Source: an optimization exercise on an open RTL-to-GDS flow (aim: small area). Production flows keep margins and buffers that such runs may drop. The RTL was checked by simulation tests, not by an equivalence proof against the original design. Some runs may be left out. An edit can pass the tests and still lose a function that they never use.

**flow/config.mk**
```make
export PLATFORM = sky130hd
export DESIGN_NAME = calculator
export DESIGN_NICKNAME = calculator
export VERILOG_FILES = /design/flow/design.v
export SDC_FILE = /design/flow/constraint.sdc
export NUM_CORES = 4
export LEC_CHECK = 0
export CAP_MARGIN = 20
export CORE_MARGIN = 2
export CORE_UTILIZATION = 40
export SLEW_MARGIN = 20
```
**flow/constraint.sdc**
```tcl
create_clock -name core_clock -period 30.0 [get_ports {clk}]
set_input_delay 6.0000 -clock core_clock [delete_from_list [all_inputs] [get_ports {clk}]]
set_output_delay 6.0000 -clock core_clock [all_outputs]
set_load 0.01 [all_outputs]
```
**flow/design.v**
```verilog
module calculator(clk, key_valid, inkey, print0, print1, print2, print3);
input clk;
input key_valid;
input [3:0] inkey;
output reg [3:0] print0;
output reg [3:0] print1;
output reg [3:0] print2;
output reg [3:0] print3;
reg [1:0] state;
reg [3:0] number10; 
reg [3:0] number11; 
reg [3:0] number12; 
reg [3:0] number13;
reg [3:0] number20;
reg [3:0] number21;
reg [3:0] number22;
reg [3:0] number23;
reg [1:0] num1use;
reg [1:0] num2use;
reg fullflag1, fullflag2, errorflag;
function [16:0] addresult ;
input [3:0] inumber10;
input [3:0] inumber11;
input [3:0] inumber12;
input [3:0] inumber13;
input [3:0] inumber20;
input [3:0] inumber21;
input [3:0] inumber22;
input [3:0] inumber23;
reg [14:0] l;
reg [13:0] r2,r3;
reg [3:0]o3;
reg [3:0]o2;
reg [3:0]o1;
reg [3:0]o0;
reg errorflag;
    begin
        l=1000*(inumber13+inumber23)+100*(inumber12+inumber22)
        +10*(inumber11+inumber21)+(inumber10+inumber20);
        o3=l/1000;
        r3=l%1000;
        o2=r3/100;
        r2=r3%100;
        o1=r2/10;
        o0=r2%10;
        if (l>9999) errorflag=1;
        else errorflag=0;
        if (errorflag) addresult=17'b11111111111111110;
        else
        begin        
        if (o3==0 && o2==0 && o1==0)
        begin
            o3=4'hf;
            o2=4'hf;
            o1=4'hf;
        end
        else if (o3==0 && o2==0)
        begin
            o3=4'hf;
            o2=4'hf;
        end
        else if (o3==0) o3=4'hf;
        addresult={errorflag,o3,o2,o1,o0};
        end
    end
endfunction
always @(posedge clk) if (key_valid) begin
    if (inkey==4'b1111) begin
        state=2'b00;
        number10=0;
        number11=0;
        number12=0;
        number13=0;
        number20=0;
        number21=0;
        number22=0;
        number23=0;
        print0=0;
        print1=4'b1111;
        print2=4'b1111;
        print3=4'b1111;
        fullflag1=0;
        fullflag2=0;
        num1use=0;
        num2use=0;
        errorflag=0;
    end
case (state)
    2'b00:begin
        if (inkey==4'b1100) begin  
        state=2'b01;
        end
        else if (!fullflag1) 
        begin
        case (num1use)
            2'b00: 
            if (inkey>4'b0000 && inkey<4'b1010) begin
                number10=inkey;
                num1use=num1use+1;
                print0=number10;
            end
           2'b01:
            if (inkey<4'b1010) begin
                number11=number10;
                number10=inkey;
                num1use=num1use+1;
                print0=number10;
                print1=number11;
            end
            2'b10:
            if (inkey<4'b1010) begin
                number12=number11;
                number11=number10;
                number10=inkey;
                num1use=num1use+1;
                print0=number10;
                print1=number11;
                print2=number12;
            end
            2'b11:
            if (inkey<4'b1010) begin
                number13=number12;
                number12=number11;
                number11=number10;
                number10=inkey;
                fullflag1=1;
                print0=number10;
                print1=number11;
                print2=number12;
                print3=number13;
            end
        endcase
        end
    end
    2'b01:begin
        if (inkey==4'b1100) begin 
        {errorflag,print3,print2,print1,print0}=addresult(number10,number11,number12,number13,number20,number21,number22,number23);
        if (errorflag) state=2'b11;
        else begin  
        number10=print0;
        if (print1==4'b1111) number11=0;
        else number11=print1;
        if (print2==4'b1111) number12=0;
        else number12=print2;
        if (print3==4'b1111) number13=0;
        else number13=print3;
        number20=0;
        number21=0;
        number22=0;
        number23=0;
        fullflag1=0;
        fullflag2=0;
        num1use=0;
        num2use=0;   
        end    
        end
        else if (inkey==4'b1110) begin  
        state=2'b10;
        {errorflag,print3,print2,print1,print0}=addresult(number10,number11,number12,number13,number20,number21,number22,number23);
        if (errorflag) state=2'b11;
        else begin 
        number20=0;
        number21=0;
        number22=0;
        number23=0;
        fullflag1=0;
        fullflag2=0;
        num1use=0;
        num2use=0; 
        end
        end
        else begin
        case (num2use)
            2'b00: 
            if (inkey<4'b1010) begin
                number20=inkey;
                num2use=num2use+1;
                print0=number20;
                print1=4'b1111;
                print2=4'b1111;
                print3=4'b1111;
            end
            2'b01:
            if (inkey<4'b1010) begin
                if (!(inkey==0 && number20==0)) begin
                number21=number20;
                number20=inkey;
                num2use=num2use+1;
                print0=number20;
                print1=number21;                   
                end
            end
            2'b10:
            if (inkey<4'b1010) begin
                number22=number21;
                number21=number20;
                number20=inkey;
                num2use=num2use+1;
                print0=number20;
                print1=number21;
                print2=number22;
            end
            2'b11:
            if (inkey<4'b1010) begin
                number23=number22;
                number22=number21;
                number21=number20;
                number20=inkey;
                fullflag2=1;
                print0=number20;
                print1=number21;
                print2=number22;
                print3=number23;
            end
        endcase
        end
    end
    10:begin  
        if (inkey==4'b1100) 
        begin
        number10=print0;
        if (print1==4'b1111) number11=0;
        else number11=print1;
        if (print2==4'b1111) number12=0;
        else number12=print2;
        if (print3==4'b1111) number13=0;
        else number13=print3;
        number20=0;
        number21=0;
        number22=0;
        number23=0;
        fullflag1=0;
        fullflag2=0;
        num1use=0;
        num2use=0;  
        end
        else if (inkey<4'b1100) 
        begin
            number10=0;
            number11=0;
            number12=0;
            number13=0;
            number10=inkey;
            num1use=1;
            state=2'b00;
            print0=number10;
            print1=4'b1111;
            print2=4'b1111;
            print3=4'b1111;
        end
    end     
    11:begin
    ;  
    end 
endcase
end
endmodule
```
**flow/run.sh**
```bash
#!/bin/bash
# synth_recipe.tcl (not shown) runs the flow's synth.tcl, then flattens the netlist and writes it again
# the make line also repeats each setting of config.mk as NAME=value (left out here)
make -C /OpenROAD-flow-scripts/flow DESIGN_CONFIG=/design/flow/config.mk WORK_HOME=/design/flow/orfs CLKGATE_MAP_FILE= SYNTH_SCRIPT=/design/flow/synth_recipe.tcl finish
```
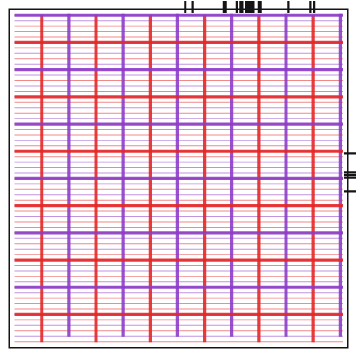
Figure 1: run 1, supply network.
(2 px per µm) Pins as bars on the die edge.
[purple] VDD
[red] VSS
signal pins: 22
met4 straps: 12
met1 rails: 61

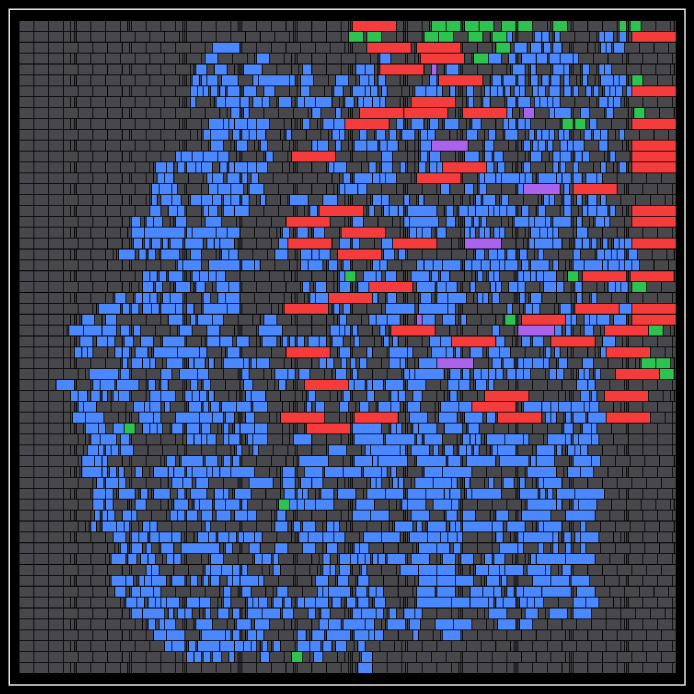
Figure 2: run 1, placed cells, one color a class.
(4 px per µm) Fill, decap, tap and diode cells in gray.
[red] flops | cells: 55
[green] other buffers and delay cells | cells: 32
[blue] all other logic | cells: 1,277
[purple] clock drivers and dummy loads | cells: 8

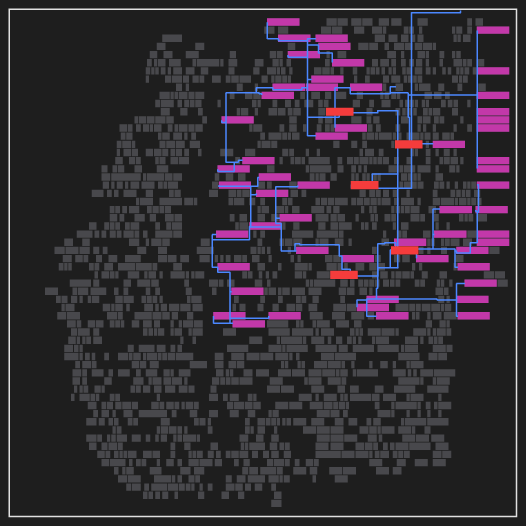
Figure 3: run 1, clock distribution.
(3 px per µm)
[blue] clock wires | length: 877 µm
[red] cells driving clock nets | count: 5
[magenta] flip-flops | count: 55
routed clock nets: 6

==> flow_summary.ini, run 1 <==
[synthesis]
yosysWarnings = 1
ys_ff_latch = 55
yosysUniqueCellTypes = 115
yosysTopAreaCell = edfxtp_1
syn_area_um2 = 10800
synth.most_common_cell = nor2_1
synth-async-reset-ratio_pct = 0
syn_nets = 1530

[layout]
clockBufferCount = 5
area_dominant_class = multi-input combinational cells
multiInputGateArea_um2 = 8550
final_cells = 1713
n_all_inverters = 91
nonClockBufferCount = 32
fin_area_um2 = 11400

[critical_path]
cp_num_buf_inv = 5
critical_path_class = input pin to flop
end_kind = flop
startpoint = inkey[3]
cp.arrival_ps = 24170

[clocking]
clockBufferDepth = 2
hold_buffers = 0
clock-root-buffer = clkbuf_16
clock_latency_ps = 310
cts_tree = done

[place]
place_congestion = 0.938
portBuffers = 21
place_inst = 1705

[job]
drv_cap = 0

[outcome]
outcome = complete, no violations

[min_path]
hp-start = number13[3]$_DFFE_PP_
hold_class = flop to flop

[floorplan]
ios = 22
chipWidth_um = 169

[timing]
fin_crit_sh_pct = 80.4
worstMarginPinSlew_ps = 1050
min_period_ps = 24120

[grt]
grt.overflow.total = 0
met1_usage_pct = 33.6
grt_max_degree = 56

[detailed_routing]
highest_layer = met4
viasPerCell = 6.45
dr.first_iter.drc_count = 1248
Figure 4. The worst timing path (run 1).
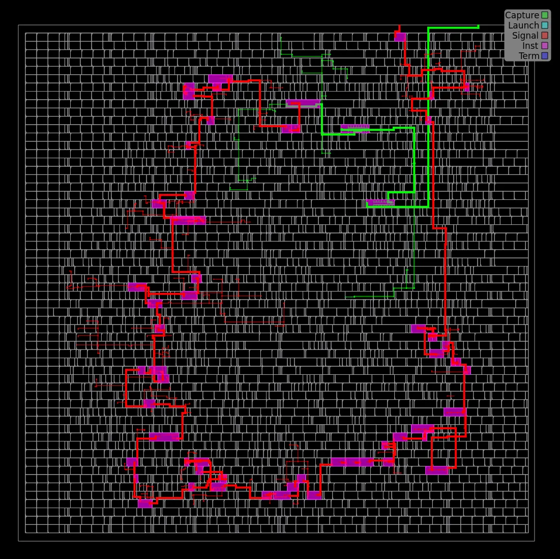

## Run 2: what changed since run 1
==> flow/design.v (replaced) <==
module calculator(clk, key_valid, inkey, print0, print1, print2, print3);
input clk;
input key_valid;
input [3:0] inkey;
output reg [3:0] print0;
output reg [3:0] print1;
output reg [3:0] print2;
output reg [3:0] print3;
reg [1:0] state;
localparam S_NUM1 = 2'b00, S_PLUS = 2'b01, S_NUM2 = 2'b10, S_DONE = 2'b11;
reg [15:0] num;
wire is_digit = inkey < 4'd10;
wire is_plus  = inkey == 4'hC;
wire is_eq    = inkey == 4'hE;
wire is_clear = inkey == 4'hF;
wire [3:0] u1 = (print1 == 4'hF) ? 4'd0 : print1;
wire [3:0] u2 = (print2 == 4'hF) ? 4'd0 : print2;
wire [3:0] u3 = (print3 == 4'hF) ? 4'd0 : print3;
wire [15:0] disp_num = {u3, u2, u1, print0};
function [4:0] bcd_add;
input [3:0] a;
input [3:0] b;
input c;
reg [4:0] t;
begin
    t = a + b + c;
    if (t > 5'd9) bcd_add = {1'b1, t[3:0] + 4'd6};
    else bcd_add = t;
end
endfunction
wire [4:0] s0 = bcd_add(num[3:0],   print0, 1'b0);
wire [4:0] s1 = bcd_add(num[7:4],   u1, s0[4]);
wire [4:0] s2 = bcd_add(num[11:8],  u2, s1[4]);
wire [4:0] s3 = bcd_add(num[15:12], u3, s2[4]);
wire overflow = s3[4];
wire z3 = s3[3:0] == 4'd0;
wire z2 = z3 && s2[3:0] == 4'd0;
wire z1 = z2 && s1[3:0] == 4'd0;
wire [15:0] sum_disp = overflow ? 16'hFFFE :
    {z3 ? 4'hF : s3[3:0], z2 ? 4'hF : s2[3:0], z1 ? 4'hF : s1[3:0], s0[3:0]};
wire single_zero = (print1 == 4'hF) && (print0 == 4'd0);
always @(posedge clk) if (key_valid) begin
    if (is_clear) begin
        state <= S_NUM1;
        {print3, print2, print1, print0} <= 16'hFFF0;
    end else case (state)
        S_NUM1:
            if (is_plus) state <= S_PLUS;
            else if (is_digit) begin
                if (single_zero) print0 <= inkey;
                else if (print3 == 4'hF) {print3, print2, print1, print0} <= {print2, print1, print0, inkey};
            end
        S_PLUS:
            if (is_eq) state <= S_DONE;
            else if (is_digit) begin
                state <= S_NUM2;
                num <= disp_num;
                {print3, print2, print1, print0} <= {12'hFFF, inkey};
            end
        S_NUM2:
            if (is_plus || is_eq) begin
                {print3, print2, print1, print0} <= sum_disp;
                state <= (is_eq || overflow) ? S_DONE : S_PLUS;
            end else if (is_digit) begin
                if (!(single_zero && inkey == 4'd0))
                    {print3, print2, print1, print0} <= {print2, print1, print0, inkey};
            end
        default: ;
    endcase
end
endmodule
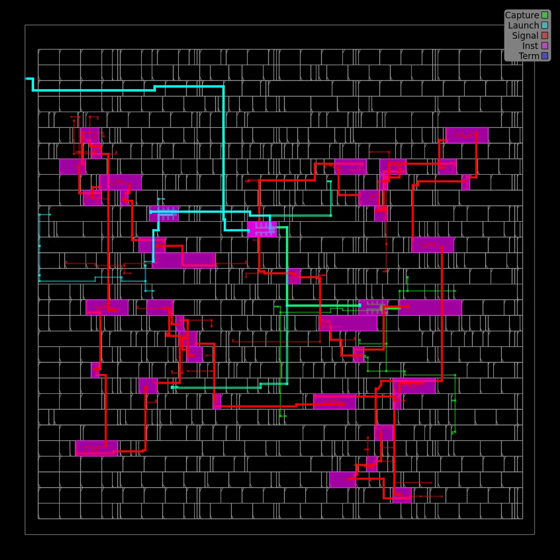
Figure 5: run 2, the worst timing path.
Post-Route Setup TNS: 0 ps
post-route setup slack: 21,140 ps

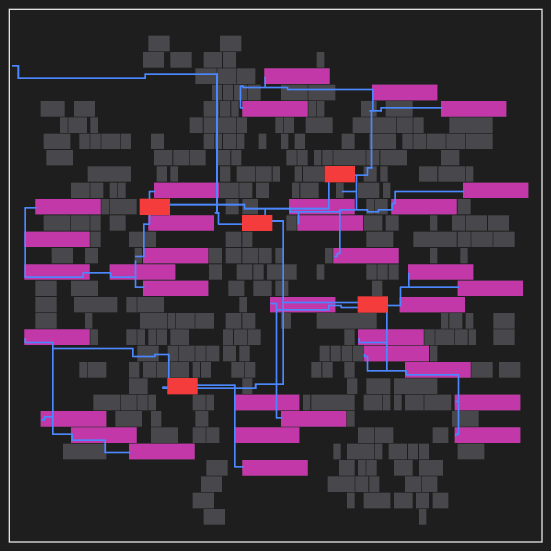
Figure 6: run 2, clock distribution.
(6 px per µm)
[magenta] flip-flops | count: 34
[red] cells driving clock nets | count: 5
[blue] clock wires | length: 534 µm
routed clock nets: 6

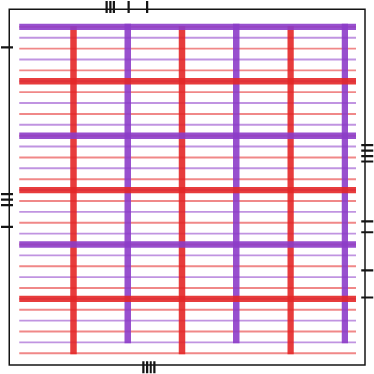
Figure 7: run 2, supply network.
(4 px per µm) Pins as bars on the die edge.
[purple] VDD
[red] VSS
met5 straps: 6
rows: 30
signal pins: 22

==> run 2 against run 1 <==
- first-iteration DRC count shrank 89%
- synthesized area shrank 74%
- hold slack lost 30 ps
- core utilization grew 4.2 points
- register-to-register slack gained 8300 ps
- largest cell class unchanged
==> flow_summary.ini, run 2 <==
[outcome]
outcome = complete, no violations

[synthesis]
synth_compound_area_share_pct = 24.1
avgSynthCellArea_um2 = 9.86
yosysWarnings = 1
ys_ff_latch = 34
synth-async-reset-ratio_pct = 0
syn_nets = 327
yosysUniqueCellTypes = 59
yosysTopAreaCell = edfxtp_1
synth.most_common_cell = edfxtp_1
syn_area_um2 = 2860

[grt]
grt.overflow.total = 0
grt_max_degree = 17
met1_usage_pct = 23.6
grt_use_total_pct = 17.5

[timing]
min_period_ps = 8860
max_slew_margin_pct = 41.1
fin_crit_sh_pct = 29.5
holdWs_ps = 573
worstMarginPinSlew_ps = 883

[detailed_routing]
dr.first_iter.drc_count = 134
viasPerCell = 5.61
drt-wirelength-per-cell_um = 15.3
highest_layer = met4

[layout]
clockBufferCount = 6
nonClockBufferCount = 22
nNetsFinal = 345
multiInputGateArea_um2 = 1660
area_dominant_class = multi-input combinational cells
final_cells = 405
n_all_inverters = 31
fin_area_um2 = 3210

[min_path]
hold_class = flop to flop
holdPathEnd = num[0]$_DFFE_PP_

[clocking]
cts_made_buffers = 5
cts_tree = done
clockBufferDepth = 2
clock-root-buffer = clkbuf_8
hold_buffers = 0

[floorplan]
ios = 22
chipWidth_um = 88.5

[critical_path]
cp.arrival_ps = 8900
cp_num_buf_inv = 6
critical_path_class = flop to flop
end_kind = flop
startpoint = print0[0]$_SDFFCE_PP0P_

[place]
place_congestion = 0.801
portBuffers = 21
place_inst = 397

[job]
drv_cap = 0
Figure 8. Metal layers overlaid (run 2).
(6 px per µm)
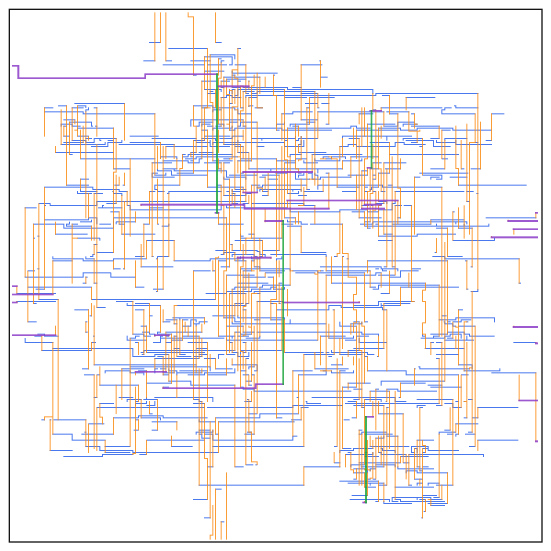

## Run 3: what changed since run 2
==> flow/design.v (replaced) <==
module calculator(clk, key_valid, inkey, print0, print1, print2, print3);
input clk;
input key_valid;
input [3:0] inkey;
output reg [3:0] print0;
output reg [3:0] print1;
output reg [3:0] print2;
output reg [3:0] print3;
reg [1:0] state;
localparam S_NUM1 = 2'b00, S_PLUS = 2'b01, S_NUM2 = 2'b10, S_DONE = 2'b11;
reg [15:0] num;
wire is_digit = !(inkey[3] && (inkey[2] || inkey[1]));
wire is_zero  = inkey == 4'd0;
wire is_op    = inkey[3] && inkey[2] && !inkey[0];    
wire is_plus  = is_op && !inkey[1];
wire is_clear = inkey == 4'hF;
wire b1 = print1[3] & print1[2];
wire b2 = print2[3] & print2[2];
wire b3 = print3[3] & print3[2];
wire [3:0] u1 = print1 & {4{!b1}};
wire [3:0] u2 = print2 & {4{!b2}};
wire [3:0] u3 = print3 & {4{!b3}};
function [4:0] bcd_add;
input [3:0] a;
input [3:0] b;
input c;
reg s0, c0;
reg [3:0] u;
reg co;
reg [2:0] r;
begin
    {c0, s0} = a[0] + b[0] + c;
    u = a[3:1] + b[3:1] + c0;            
    co = u[3] | (u[2] & (u[1] | u[0]));
    r[0] = (!u[2] & (u[0] ^ u[3])) | (u[2] & u[1] & !u[0]);
    r[1] = (u[3] & !u[0]) | (u[1] & (!u[2] | u[0]));
    r[2] = (u[2] & !u[1] & !u[0]) | (u[3] & u[0]);
    bcd_add = {co, r, s0};
end
endfunction
wire [4:0] s0 = bcd_add(num[3:0],   print0, 1'b0);
wire [4:0] s1 = bcd_add(num[7:4],   u1, s0[4]);
wire [4:0] s2 = bcd_add(num[11:8],  u2, s1[4]);
wire [4:0] s3 = bcd_add(num[15:12], u3, s2[4]);
wire overflow = s3[4];
wire z3 = s3[3:0] == 4'd0;
wire z2 = z3 && s2[3:0] == 4'd0;
wire z1 = z2 && s1[3:0] == 4'd0;
wire single_zero = b1 && (print0 == 4'd0);
wire in1 = state == S_NUM1;
wire in2 = state == S_NUM2;
wire dig_ok = is_digit && (state == S_PLUS || in2 || (in1 && b3));
wire ld = state == S_PLUS || (single_zero && (in1 || is_zero));
wire sh = dig_ok && !ld;
wire sm = in2 && is_op;
wire force1 = is_clear || (dig_ok && ld);
always @(posedge clk) begin
    if (!state[1]) num <= {u3, u2, u1, print0};
    if (key_valid) begin
        if (is_clear) state <= S_NUM1;
        else case (state)
            S_NUM1: if (is_plus) state <= S_PLUS;
            S_PLUS: if (is_op && !is_plus) state <= S_DONE;
                    else if (is_digit) state <= S_NUM2;
            S_NUM2: if (is_op) state <= (is_plus && !overflow) ? S_PLUS : S_DONE;
            default: ;
        endcase
        if (is_clear || dig_ok || sm) begin
            print3 <= {4{force1 || (!sh && (z3 || overflow))}} | (sh ? print2 : s3[3:0]);
            print2 <= {4{force1 || (!sh && (z2 || overflow))}} | (sh ? print1 : s2[3:0]);
            print1 <= {4{force1 || (!sh && (z1 || overflow))}} | (sh ? print0 : s1[3:0]);
            print0 <= is_clear ? 4'd0 : dig_ok ? inkey : overflow ? 4'hE : s0[3:0];
        end
    end
end
endmodule
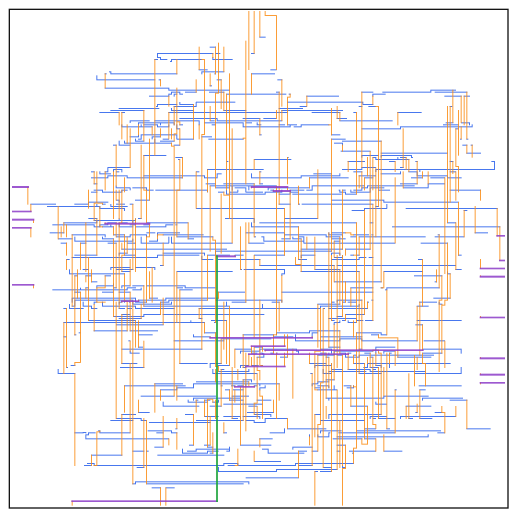
Figure 9: run 3, metal layers overlaid.
(6 px per µm)
[purple] met3 | wire length: 162 µm
[blue] met1 | wire length: 2,490 µm
[orange] met2 | wire length: 2,290 µm
[green] met4 | wire length: 40.8 µm

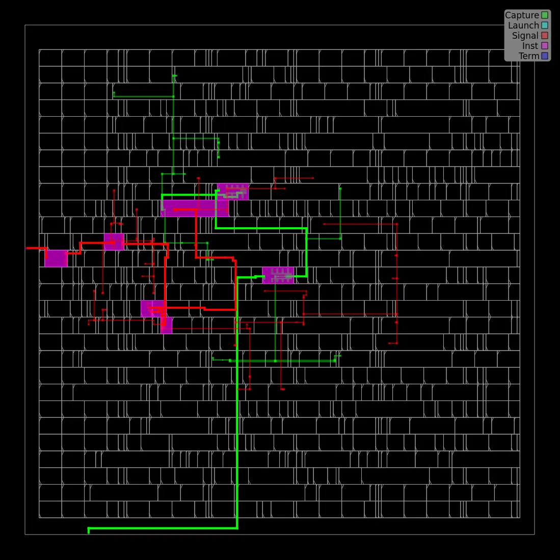
Figure 10: run 3, the worst timing path.
Final Util: 47.9%
post-route setup slack: 22,000 ps
crit path time final: 8000 ps
Final Non-Filler Cells: 326

==> run 3 against run 2 <==
- cell count decreased by 20%
- die area decreased by 12%
- critical path depth decreased by 30
- via count decreased by 23%
- critical path type is now input pin to flop
- critical endpoint is now print0[2]$_SDFFCE_PP0P_
- largest cell class unchanged
- highest routed layer unchanged
==> flow_summary.ini, run 3 <==
[outcome]
outcome = complete, no violations

[layout]
largest_register_ffs = 16
multi_input_gates = 160
num-fill-cells = 572
multi_input_area_share_pct = 46.9
fin_area_um2 = 2850
n_all_inverters = 29
area_dominant_class = multi-input combinational cells
nNetsFinal = 284
seq_cell_count = 34
sh_seq_area_pct = 35.8
nonClockBufferCount = 21
multiInputGateArea_um2 = 1340
regArea_um2 = 1020
final-nonclk-buf-share_pct = 7.37
layout_commonest_cell = edfxtp_1
clockBufferCount = 5

[clocking]
cts_made_buffers = 5
htreeDepth = 2
clock_latency_ps = 290
clockBufferDepth = 2
hold_buffers = 0
cts_tree = done
clock-root-buffer = clkbuf_8

[grt]
grt.overflow.total = 0
gr-usage-met2_pct = 22.2
grt_use_total_pct = 15.3
grt_max_degree = 19
grt_pass1_wl_um = 8420
antenna_found_initial = 0
grtUsageMet3_pct = 3.28
met1_usage_pct = 22.8
grt_pass1_vias = 1662

[floorplan]
initial_utilization_pct = 41.8
rows = 28
taps = 75
chipWidth_um = 82.9
ios = 22

[synthesis]
synth.most_common_cell = edfxtp_1
synth_top_cell_area_share_pct = 41.0
yosysUniqueCellTypes = 52
yosysWarnings = 1
yosys-top-cells-area = edfxtp_1 41%, fa_1 8.8%, ha_1 8.0%, inv_1 4.4%, a21oi_1 3.8%
seq_area_frac_synth_pct = 41.0
ys_ff_latch = 34
synthMuxAreaShare_pct = 0.603
avgSynthCellArea_um2 = 10.9
synth_compound_area_share_pct = 18.3
yosysTopAreaCell = edfxtp_1
synthXorXnorAreaFrac_pct = 2.41
synth-async-reset-ratio_pct = 0
syn_nets = 261
syn_area_um2 = 2490

[critical_path]
crit_path_top_delay_cell = clkdlybuf4s50_1
cp.arrival_ps = 7910
path_delay_family = simple AND/OR/NAND/NOR gates
critical_path_class = input pin to flop
end_kind = flop
crit_end = print0[2]$_SDFFCE_PP0P_
slowest_delay_ps = 660
startpoint = inkey[3]
r2r_cells = 29
cp_num_buf_inv = 1
timing.rr.start = print0[0]$_SDFFCE_PP0P_
path_max_fanout = 16

[detailed_routing]
drt-wirelength-per-cell_um = 15.3
antenna_left = 0
viasPerCell = 5.40
dr.first_iter.drc_count = 88
highest_layer = met4
dr.pass1.iters = 4
met1_length_um = 2490

[timing]
fin_crit_sh_pct = 26.7
max_slew_margin_pct = 47.4
finalSetupTns_ps = 0
holdWs_ps = 569
worstMarginPinSlew_ps = 788

[place]
place_area_um2 = 2770
place_congestion = 0.810
dp_hpwl_um = 3770
place_inst = 319
portBuffers = 21

[job]
drv_cap = 0

[min_path]
holdPathEnd = num[1]$_DFFE_PN_
hp-start = print0[1]$_SDFFCE_PP0P_
hold_class = flop to flop
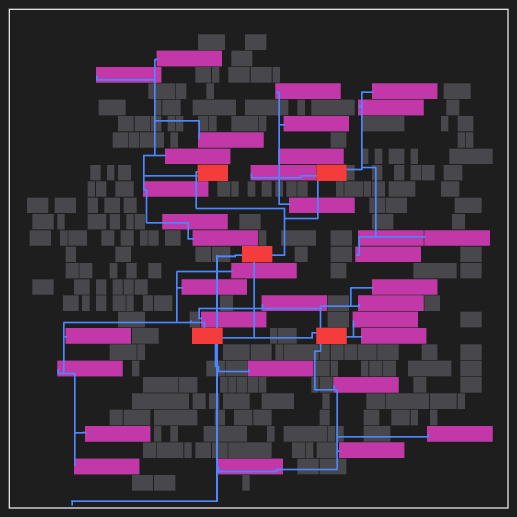
Figure 11: run 3, clock distribution.
(6 px per µm)
[red] cells driving clock nets | count: 5
[blue] clock wires | length: 519 µm
[magenta] flip-flops | count: 34
routed clock nets: 6

==> separate check: timing with driven ports <==
The flow's constraints put no driver on any port. The routed layouts listed below were extracted and timed again, unchanged, in two steps.
Step 1 sets driving cells, clkbuf_16 on the clock port and buf_2 on the other inputs (assumed; they add their load-dependent delay and slew).
Step 2 times the ports against the registers' clock, not the clock port: input delays grow and output delays shrink by t, the midpoint of the rising clock arrivals with the driver on.
Three values: ideal, step 1, step 2; two values: the first two.
run | t, ns | slack for setup (ns) | hold slack, ns | worst slew at a driven data input, ns | pins driven straight from the clock port
run 1 | 0.344 | 5.877 / 5.895 / 5.551 | 0.603 / 0.603 / 0.603 | 0.03 | 1
run 2 | 0.316 | 21.138 / 21.138 / 21.138 | 0.573 / 0.573 / 0.573 | 0.03 | 1
run 3 | 0.310 | 22.001 / 22.006 / 21.696 | 0.569 / 0.569 / 0.569 | 0.03 | 1
After both steps every run listed still meets setup and hold. The setup slack of run 1, which loses most, moves by +0.018 ns with the drivers and by -0.326 ns with both steps.
